What follows belongs to an exercise in optimizing a design on an open flow for small area; a production flow would make more cautious choices. The RTL was checked by simulation tests, not by an equivalence proof against the original design. Some runs may be left out. An edit can pass the tests and still lose a function that they never use.

run_1/routed.png
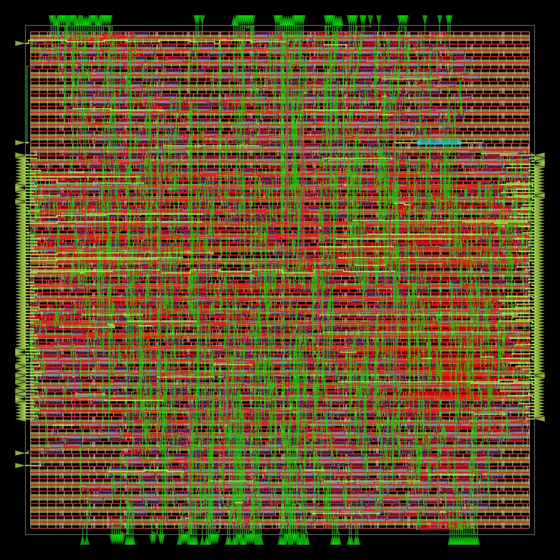
run_1/closeup.png
The bar under the picture is 5 um long. Region (102, 146) to (122, 166) um. Cells in grey, sequential cells in the stronger grey; small squares are vias.
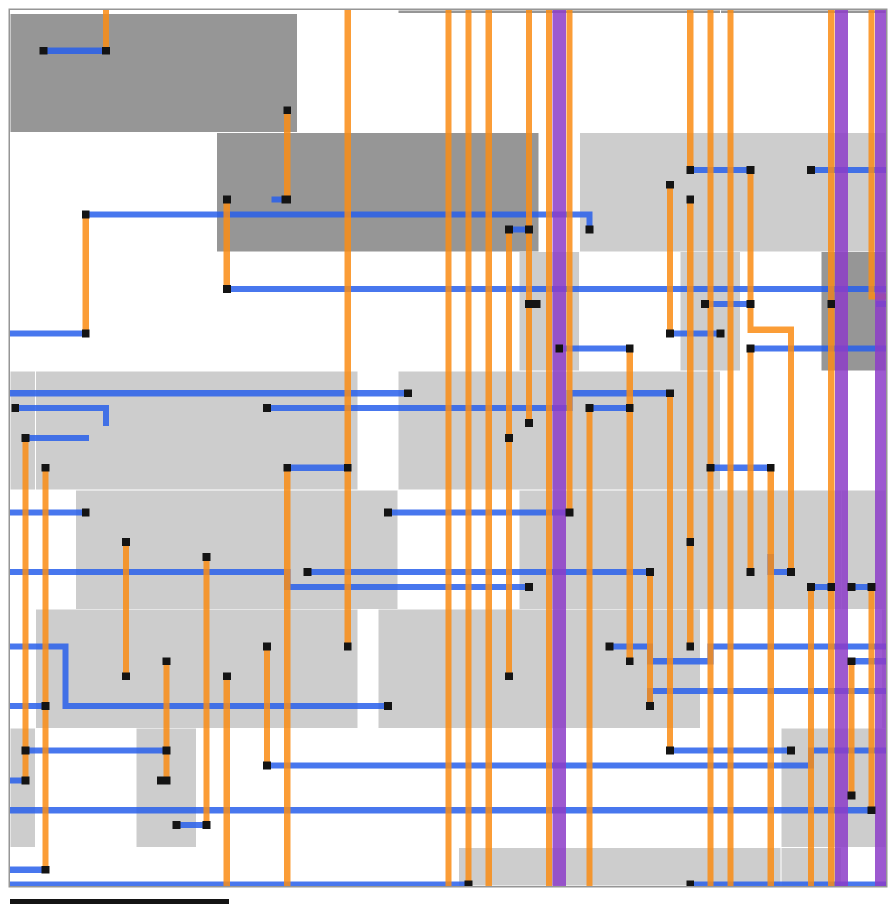
run_1/class_map.png
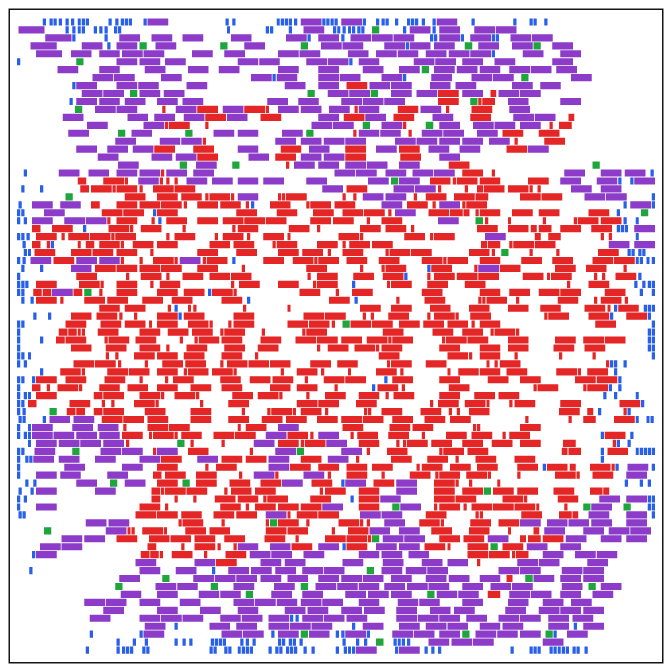
==> flow/design.v, too long to show whole: its modules and the start of the top module <==
// module wht_1d: 1817 lines
// module wht_fa: 10 lines
// module wht_ha: 9 lines
// module wht_orn: 7 lines
// module wht_xor: 7 lines
// module wht_xnor: 7 lines
module wht_1d #(
    parameter  WIDTH0 = 8,
    parameter  WIDTH1 = 11,
    parameter  WIDTH2 = 13
)(
    input   wire                            clk,
    input   wire                            rst_n,
    input   wire    signed  [WIDTH0-1:0]    blk_i0,
    input   wire    signed  [WIDTH0-1:0]    blk_i1,
    input   wire    signed  [WIDTH0-1:0]    blk_i2,
    input   wire    signed  [WIDTH0-1:0]    blk_i3,
    input   wire    signed  [WIDTH0-1:0]    blk_i4,
    input   wire    signed  [WIDTH0-1:0]    blk_i5,
    input   wire    signed  [WIDTH0-1:0]    blk_i6,
    input   wire    signed  [WIDTH0-1:0]    blk_i7,
    input   wire    signed  [WIDTH0-1:0]    blk_i8,
    input   wire    signed  [WIDTH0-1:0]    blk_i9,
    input   wire    signed  [WIDTH0-1:0]    blk_i10,
    input   wire    signed  [WIDTH0-1:0]    blk_i11,
    input   wire    signed  [WIDTH0-1:0]    blk_i12,
    input   wire    signed  [WIDTH0-1:0]    blk_i13,
    input   wire    signed  [WIDTH0-1:0]    blk_i14,
    input   wire    signed  [WIDTH0-1:0]    blk_i15,
    input   wire                            blk_ivalid,
    output  wire            [WIDTH2-1:0]    blk_o0,
    output  wire            [WIDTH2-1:0]    blk_o1,
    output  wire            [WIDTH2-1:0]    blk_o2,
    output  wire            [WIDTH2-1:0]    blk_o3,
    output  wire            [WIDTH2-1:0]    blk_o4,
    output  wire            [WIDTH2-1:0]    blk_o5,
    output  wire            [WIDTH2-1:0]    blk_o6,
    output  wire            [WIDTH2-1:0]    blk_o7,
    output  wire            [WIDTH2-1:0]    blk_o8,
    output  wire            [WIDTH2-1:0]    blk_o9,
    output  wire            [WIDTH2-1:0]    blk_o10,
    output  wire            [WIDTH2-1:0]    blk_o11,
    output  wire            [WIDTH2-1:0]    blk_o12,
    output  wire            [WIDTH2-1:0]    blk_o13,
    output  wire            [WIDTH2-1:0]    blk_o14,
    output  wire            [WIDTH2-1:0]    blk_o15,
    output  reg                             blk_ovalid
);
  // ...
==> flow/flow/run.sh <==
#!/bin/bash
# The standard ORFS layout (standard.sh), with two changes:
#  - port buffers are sky130_fd_sc_hd__buf_1 instead of the default delay buffer;
#  - the clock tree uses clkbuf_4 leaf clusters of up to 11 flip-flops and no dummy loads.
# make's full output goes to flow.log here; ORFS keeps each step's log under orfs/logs/.
set -euo pipefail
export BUFFER_PORTS_ARGS="-buffer_cell sky130_fd_sc_hd__buf_1"
export CTS_ARGS="-sink_clustering_enable -repair_clock_nets -dont_use_dummy_load -buf_list sky130_fd_sc_hd__clkbuf_4 -sink_clustering_size 11 -sink_clustering_max_diameter 60"
bash standard.sh > flow.log 2>&1
==> flow/standard.sh <==
#!/bin/bash
# synth_recipe.tcl (not shown) runs the flow's synth.tcl, then flattens the netlist and writes it again
# the make line also repeats each setting of config.mk as NAME=value (left out here)
make -C /OpenROAD-flow-scripts/flow DESIGN_CONFIG=/design/flow/config.mk WORK_HOME=/design/flow/orfs CLKGATE_MAP_FILE= SYNTH_SCRIPT=/design/flow/synth_recipe.tcl "${@:-finish}"
==> flow/config.mk <==
export PLATFORM = sky130hd
export DESIGN_NAME = wht_1d
export DESIGN_NICKNAME = wht_1d
export VERILOG_FILES = /design/flow/design.v
export SDC_FILE = /design/flow/constraint.sdc
export NUM_CORES = 8
export LEC_CHECK = 0
export CAP_MARGIN = 20
export CORE_MARGIN = 2
export CORE_UTILIZATION = 50
export PLACE_DENSITY = 0.65
export SLEW_MARGIN = 20
export SYNTH_HIERARCHICAL = 1
==> flow/constraint.sdc <==
create_clock -name core_clock -period 10.0 [get_ports {clk}]
set_input_delay 2.0000 -clock core_clock [delete_from_list [all_inputs] [get_ports {clk}]]
set_output_delay 2.0000 -clock core_clock [all_outputs]
set_load 0.01 [all_outputs]
==> results.json, run 1 <==
{
  "crit_family": "adder cells",
  "htree_levels": 2,
  "hpwl_um": 43300,
  "yosys_warnings": 7,
  "setup_ws_ns": 0.358,
  "dpl.cell_count": 2324,
  "ys_seq_elements": 516,
  "nets": 2441,
  "cap_violations": 0,
  "place_area_um2": 24500,
  "cp.arrival_ns": 7.64,
  "setup_violations": 0,
  "fp.dieW_um": 223,
  "rr_worst_depth": 0,
  "synth_compound_area_share_pct": 0,
  "final_cell_area_um2": 24900,
  "synthXorXnorAreaFrac_pct": 0.876,
  "portBuffers": 339,
  "finClkSkew_ns": 0.0540,
  "hold_path_depth": 0,
  "cpPeakStageDelay_ns": 0.63,
  "clk_latency_ns": 0.79,
  "hold_violations": 0,
  "cts_tree": "done",
  "syn_to_final_growth_pct": 3.76,
  "multi_input_area_um2": 11100,
  "grt_pass1_wl_um": 71800,
  "area.sequential_um2": 10300,
  "die_y_um": 223,
  "setup_tns_ns": 0,
  "start_util_pct": 50.5,
  "avgSynthCellArea_um2": 15.2,
  "relSlewSlack_pct": 57.7,
  "finalCoreUtilization_pct": 52.4,
  "outcome": "timing/DRC/antenna clean",
  "hp-class": "reg2reg",
  "synth-simple-area-share_pct": 0.391,
  "cts_root_buffer": "clkbuf_4",
  "layout-drive-gt1-share_pct": 3.17,
  "critPathMostFrequentCell": "fa_1",
  "cp.depth": 18,
  "syn-cell-area_um2": 24000,
  "fmax_mhz": 104,
  "clock_sinks": 516,
  "track_usage_pct": 20.1,
  "synth.mux.area_fraction_pct": 0,
  "fin_crit_sh_pct": 96.4,
  "first_global_vias": 12300,
  "drv_slew": 0,
  "ys_seq_area_share_pct": 43.1,
  "regToRegSetupSlack_ns": 9.48,
  "cts_resized": 0,
  "cts-buffers-inserted": 56,
  "grt_max_degree": 17,
  "end_kind": "output pin"
}
-- routed.png (at the start) --
top layer in use: met5
wire length per cell: 19.9 um
routed vias: 10400

-- closeup.png (at the start) --
legend:
  blue:
    layer: M1
  orange:
    layer: M2
  purple:
    layer: M4
cells with their middle in the window: 12
most frequent: fa_1 (7), inv_1 (3), dfxtp_1 (2)
sequential cells in the window: 2

-- class_map.png (at the start) --
legend:
  purple:
    class: registers
    cells: 516
  red:
    class: remaining logic cells
    cells: 854
  green:
    class: clock-net drivers
    cells: 56
  blue:
    class: remaining buffers and delay cells
    cells: 339

[run 1: synthesized netlist by cell type (all sizes together)]
library cell  count  area (um2)
xnor2             8        70.1
dfrtp             4         100
dfxtp           512       10200
xor2             16         140
ha               15         188
fa              528       10600
nand2b           15        93.8
buf             208        1560
inv             272        1020
[run 1: per-layer routing]
layer  wire length (um)  share of wire (%)  GRT usage [%]  vias up
li1                   -                  -              -     4678
met3               2800                5.9           4.21       50
met4                801                1.7           5.54        2
met5                 17              0.036              0        -
met2              24500                 52           35.4      293
met1              19300                 41           25.3     5424
[run 1: final cells by class]
cell class	count	area share, %
flip-flops and latches	516	41.6
repair buffers	339	5.11
clock buffers	56	1.69
well taps	615	3.09
multi-input cells	582	44.4
diodes	1	0.0101
inverters	272	4.10
==> run 2: changes to the inputs <==
--- a/flow/flow/run.sh
+++ b/flow/flow/run.sh
@@ -5,5 +5,5 @@
 # make's full output goes to flow.log here; ORFS keeps each step's log under orfs/logs/.
 set -euo pipefail
 export BUFFER_PORTS_ARGS="-buffer_cell sky130_fd_sc_hd__buf_1"
-export CTS_ARGS="-sink_clustering_enable -repair_clock_nets -dont_use_dummy_load -buf_list sky130_fd_sc_hd__clkbuf_4 -sink_clustering_size 11 -sink_clustering_max_diameter 60"
+export CTS_ARGS="-sink_clustering_enable -repair_clock_nets -dont_use_dummy_load -buf_list sky130_fd_sc_hd__clkbuf_4 -sink_clustering_size 11 -sink_clustering_max_diameter 50"
 bash standard.sh > flow.log 2>&1
--- a/flow/config.mk
+++ b/flow/config.mk
@@ -7,7 +7,7 @@
 export LEC_CHECK = 0
 export CAP_MARGIN = 20
 export CORE_MARGIN = 2
-export CORE_UTILIZATION = 50
-export PLACE_DENSITY = 0.65
+export CORE_UTILIZATION = 65
+export PLACE_DENSITY = 0.8
 export SLEW_MARGIN = 20
 export SYNTH_HIERARCHICAL = 1
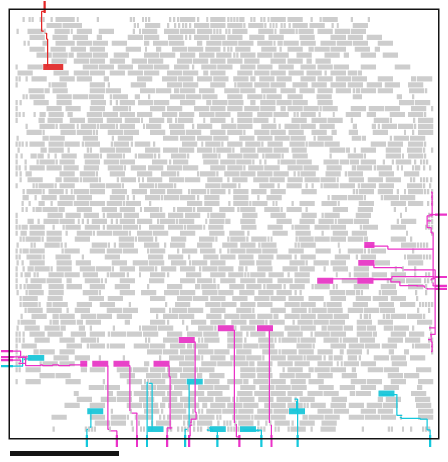
run_2/port_trees.png
The bar under the picture is 50 um long.
legend:
  magenta:
    port: blk_o5
    direction: output
    end_cells: 11
    buffers: 13
    wire: 558 um
  red:
    port: blk_ivalid
    direction: input
    end_cells: 1
    buffers: 1
    wire: 28.0 um
  cyan:
    port: blk_i5
    direction: input
    end_cells: 8
    buffers: 8
    wire: 189 um

==> results.json, run 2 <==
{
  "outcome": "timing/DRC/antenna clean",
  "setup_violations": 0,
  "syn-cell-area_um2": 24000,
  "fp.dieW_um": 196,
  "yosysTopAreaCell": "fa_1",
  "synth_flop_cell": "dfxtp_1",
  "regToRegSetupSlack_ns": 9.52,
  "cap_violations": 0,
  "cts-buffers-inserted": 54,
  "syn_to_final_growth_pct": 2.95,
  "setup_ws_ns": 0.477,
  "met1_usage_pct": 31.1,
  "synthTopCellsByArea": "fa_1 (44%), dfxtp_1 (43%), buf_4 (6.5%)",
  "synthMostInstantiatedCell": "fa_1",
  "drv_slew": 0,
  "final_cell_area_um2": 24700,
  "finalCoreUtilization_pct": 67.6,
  "clock_sinks": 516,
  "avgSynthCellArea_um2": 15.2,
  "start_util_pct": 65.7,
  "hold_violations": 0,
  "cts_tree": "done",
  "setup_tns_ns": 0,
  "gr-usage-met2_pct": 44.3,
  "yosys_warnings": 7,
  "cts_resized": 0,
  "dpl.cell_count": 2177,
  "grt_util_met3_pct": 5.35,
  "hold_path_depth": 0,
  "place_area_um2": 24300,
  "rr_worst_depth": 0
}
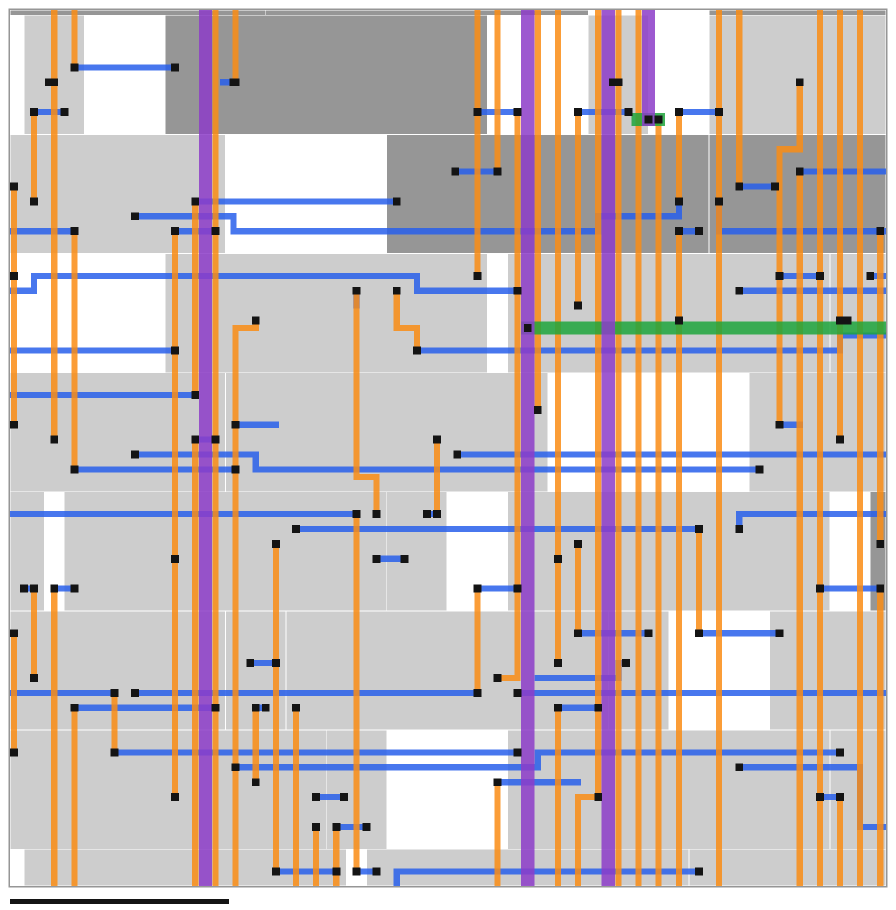
run_2/closeup.png
The bar under the picture is 5 um long. Region (88, 127) to (108, 147) um. Cells in grey, sequential cells in the stronger grey; small squares are vias.
legend:
  green:
    layer: M3
  blue:
    layer: M1
  purple:
    layer: M4
  orange:
    layer: M2
cells with their middle in the window: 23
sequential cells in the window: 3
most frequent: fa_1 (12), inv_1 (8), dfxtp_1 (3)

-- run 2: area by class of cell --
cell class,instances,area [um2],area share (%)
multi-input cells,582,11100,44.8
flip-flops and latches,516,10300,41.9
repair buffers,339,1270,5.15
inverters,272,1020,4.13
well taps,468,586,2.37
clock buffers,54,405,1.64
diodes,2,5.00,0.0203
-- run 2: worst max-delay path, stage by stage (launching register included) --
cell,delay [ns]
dfxtp_1,0.33
ha_1,0.21
fa_1,0.58
inv_1,0.08
fa_1,0.58
inv_1,0.09
fa_1,0.42
fa_1,0.59
inv_1,0.08
fa_1,0.44
fa_1,0.44
fa_1,0.43
fa_1,0.41
fa_1,0.40
fa_1,0.41
fa_1,0.42
fa_1,0.39
xnor2_1,0.29
buf_1,0.19
-- run 2: cells by family after synthesis --
logic type    after synthesis  synth area share (%)
simple gates               15                 0.391
xor+xnor                   24                 0.876
buf+inv                   480                  10.8
fa+ha+maj                 543                  44.8
flops                     516                  43.1
-- run 2: layer usage --
| metal | vias up | wire, um |
|---|---|---|
| li1 | 4679 | - |
| met1 | 5472 | 17300 |
| met2 | 356 | 23400 |
| met3 | 63 | 2660 |
| met4 | 0 | 1060 |
| met5 | - | 0 |
==> run 3: changes to the inputs <==
==> flow/run.sh (new file) <==
#!/bin/bash
# synth_recipe.tcl (not shown) runs the flow's synth.tcl, then flattens the netlist and writes it again
# the make line also repeats each setting of config.mk as NAME=value (left out here)
make -C /OpenROAD-flow-scripts/flow DESIGN_CONFIG=/design/flow/config.mk WORK_HOME=/design/flow/orfs CLKGATE_MAP_FILE= SYNTH_SCRIPT=/design/flow/synth_recipe.tcl finish
--- a/flow/config.mk
+++ b/flow/config.mk
@@ -8,6 +8,9 @@
 export CAP_MARGIN = 20
 export CORE_MARGIN = 2
 export CORE_UTILIZATION = 65
+export CTS_BUF_LIST = sky130_fd_sc_hd__clkbuf_4
+export CTS_CLUSTER_DIAMETER = 50
+export CTS_CLUSTER_SIZE = 11
 export PLACE_DENSITY = 0.8
 export SLEW_MARGIN = 20
 export SYNTH_HIERARCHICAL = 1
removed: flow/flow/run.sh
removed: flow/standard.sh
==> results.json, run 3 <==
{
  "hold_path_depth": 0,
  "htree_levels": 2,
  "slowest_stage": "fa_1",
  "yosys_warnings": 7,
  "clock_sinks": 516,
  "hold_violations": 0,
  "regToRegSetupSlack_ns": 9.51,
  "track_usage_pct": 25.4,
  "rr_worst_depth": 0,
  "avgSynthCellArea_um2": 15.2,
  "outcome": "timing/DRC/antenna clean",
  "nets": 2441,
  "crit_family": "adder cells",
  "syn-cell-area_um2": 24000,
  "layout-drive-gt1-share_pct": 7.19,
  "ys_seq_area_share_pct": 43.1,
  "final_cell_area_um2": 27200,
  "netlist.area_leader.share_pct": 44.1,
  "setup_ws_ns": 0.275,
  "cts_root_buffer": "clkbuf_4",
  "end_kind": "output pin",
  "synthMostInstantiatedCell": "fa_1"
}
## run 3: per-layer routing
layer,track usage (%),share of wire [%],vias up,routed length [um]
met5,0,0,-,0
met4,7.46,2.3,0,1030
met3,5.57,5.4,55,2460
met2,45.0,53,336,24100
met1,31.8,39,5486,18000
li1,-,-,4693,-
## run 3: timing repair
action / 4_1_cts / 5_1_grt
setup endpoints to repair: 7 / 46
pin swaps: 0 / 2
resized for setup: 3 / 72
## run 3: area by class of cell
class	instances	area, um2	share of cell area [%]
inverter	272	1020	3.75
antenna	2	5.00	0.0184
sequential	516	10400	38.0
timing repair buffer	339	3440	12.6
tap	468	586	2.15
clock buffer	62	465	1.71
clock inverter	9	87.6	0.322
multi-input combinational	582	11300	41.4
## run 3: cells by family (layout without fill, tap and decap cells)
family,count (synthesis),after routing,synth area share [%]
xor gates and xnor gates,24,24,0.876
adders and majority gates,543,543,44.8
buffers and inverters,480,682,10.8
DFF,516,516,43.1
other,0,2,0
and+or+nand+nor,15,15,0.391
## run 3: stage by stage
stage	utilization, %	std cells
2_1_floorplan	-	1578
3_5_place_dp	72.3	2177
3_3_place_gp	72.3	2177
4_1_cts	73.9	2248
6_report	74.5	2250
5_1_grt	74.5	2250
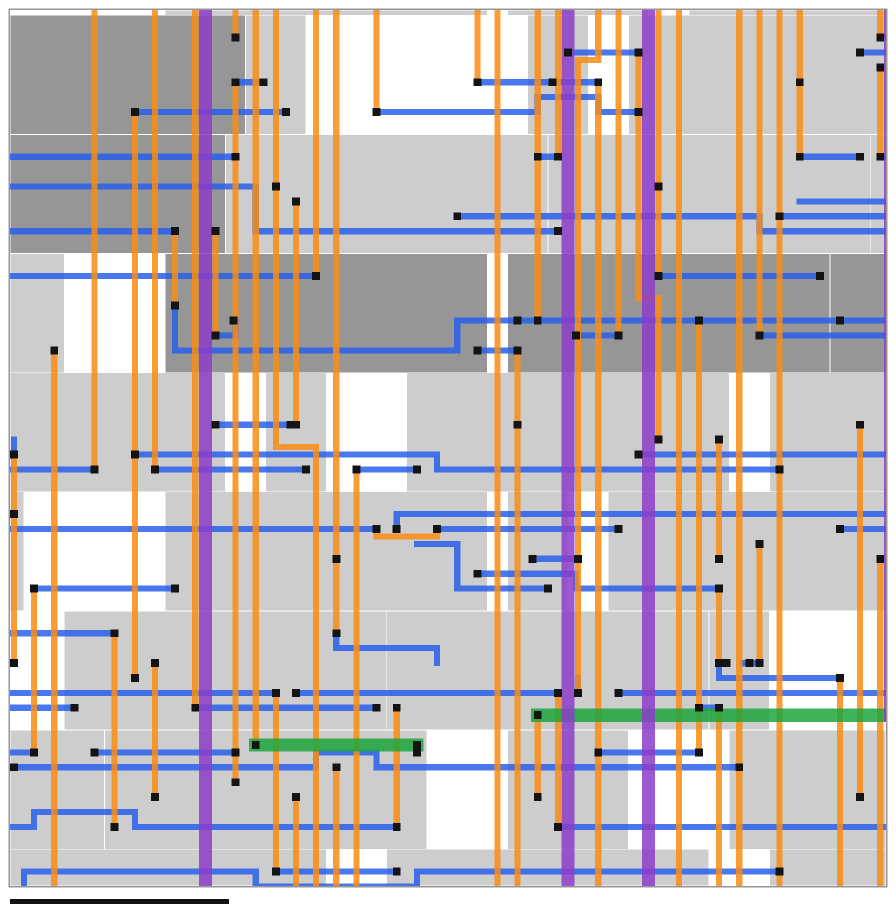
run_3/closeup.png
The bar under the picture is 5 um long. Region (88, 127) to (108, 147) um. Cells in grey, sequential cells in the stronger grey; small squares are vias.
legend:
  blue:
    layer: M1
  orange:
    layer: M2
  green:
    layer: M3
  purple:
    layer: M4
sequential cells in the window: 4
most frequent: fa_1 (10), inv_1 (5), dfxtp_1 (4)
cells with their middle in the window: 20

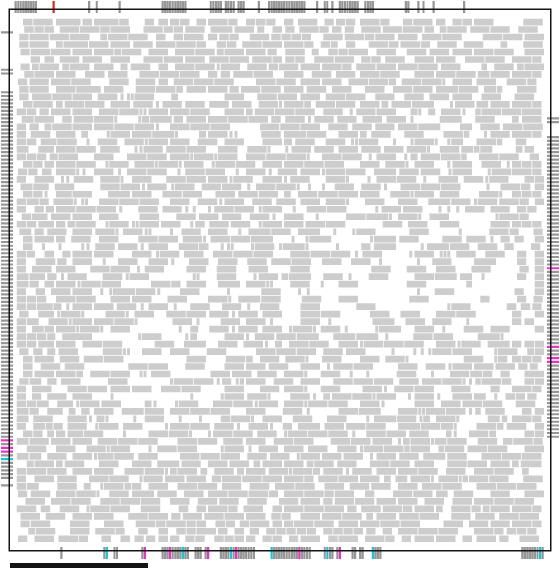
run_3/pinout.png
The bar under the picture is 50 um long. Pins as bars across the die edge, other pins in grey.
legend:
  red:
    port: blk_ivalid
    pins: 1
    direction: input
    edge: north
  magenta:
    port: blk_o5
    pins: 13
    direction: output
    edge: 6 south, 4 east, 3 west
  cyan:
    port: blk_i5
    pins: 8
    direction: input
    edge: 7 south, 1 west

-- what the ideal ports hide --
In the flow no input, the clock included, has a driving cell. The finished layouts below were timed again as built, in two steps.
Step 1 (the two cells are an assumption about what drives the block):
set clk [get_ports {clk}]
set_driving_cell -lib_cell sky130_fd_sc_hd__clkbuf_16 $clk
set_driving_cell -lib_cell sky130_fd_sc_hd__buf_2 [delete_from_list [all_inputs] $clk]
Step 2 adds t to the input delays and takes it off the output delays; t is the mean of the earliest and latest rising clock arrival at the registers after step 1. Input paths then give back, and output paths get back, about the clock's delay inside the block.
a / b / c = ideal ports / drivers / drivers and shift; a / b = the first two.
| run | shift t [ns] | setup WS [ns] | worst setup path after step 2 |
|---|---|---|---|
| run 1 | 0.811 | 0.358 / 0.301 / 1.112 | register to output |
| run 2 | 0.770 | 0.477 / 0.428 / 1.199 | register to output |
| run 3 | 0.808 | 0.274 / 0.224 / 1.032 | register to output |
After both steps every run listed still meets setup and hold.
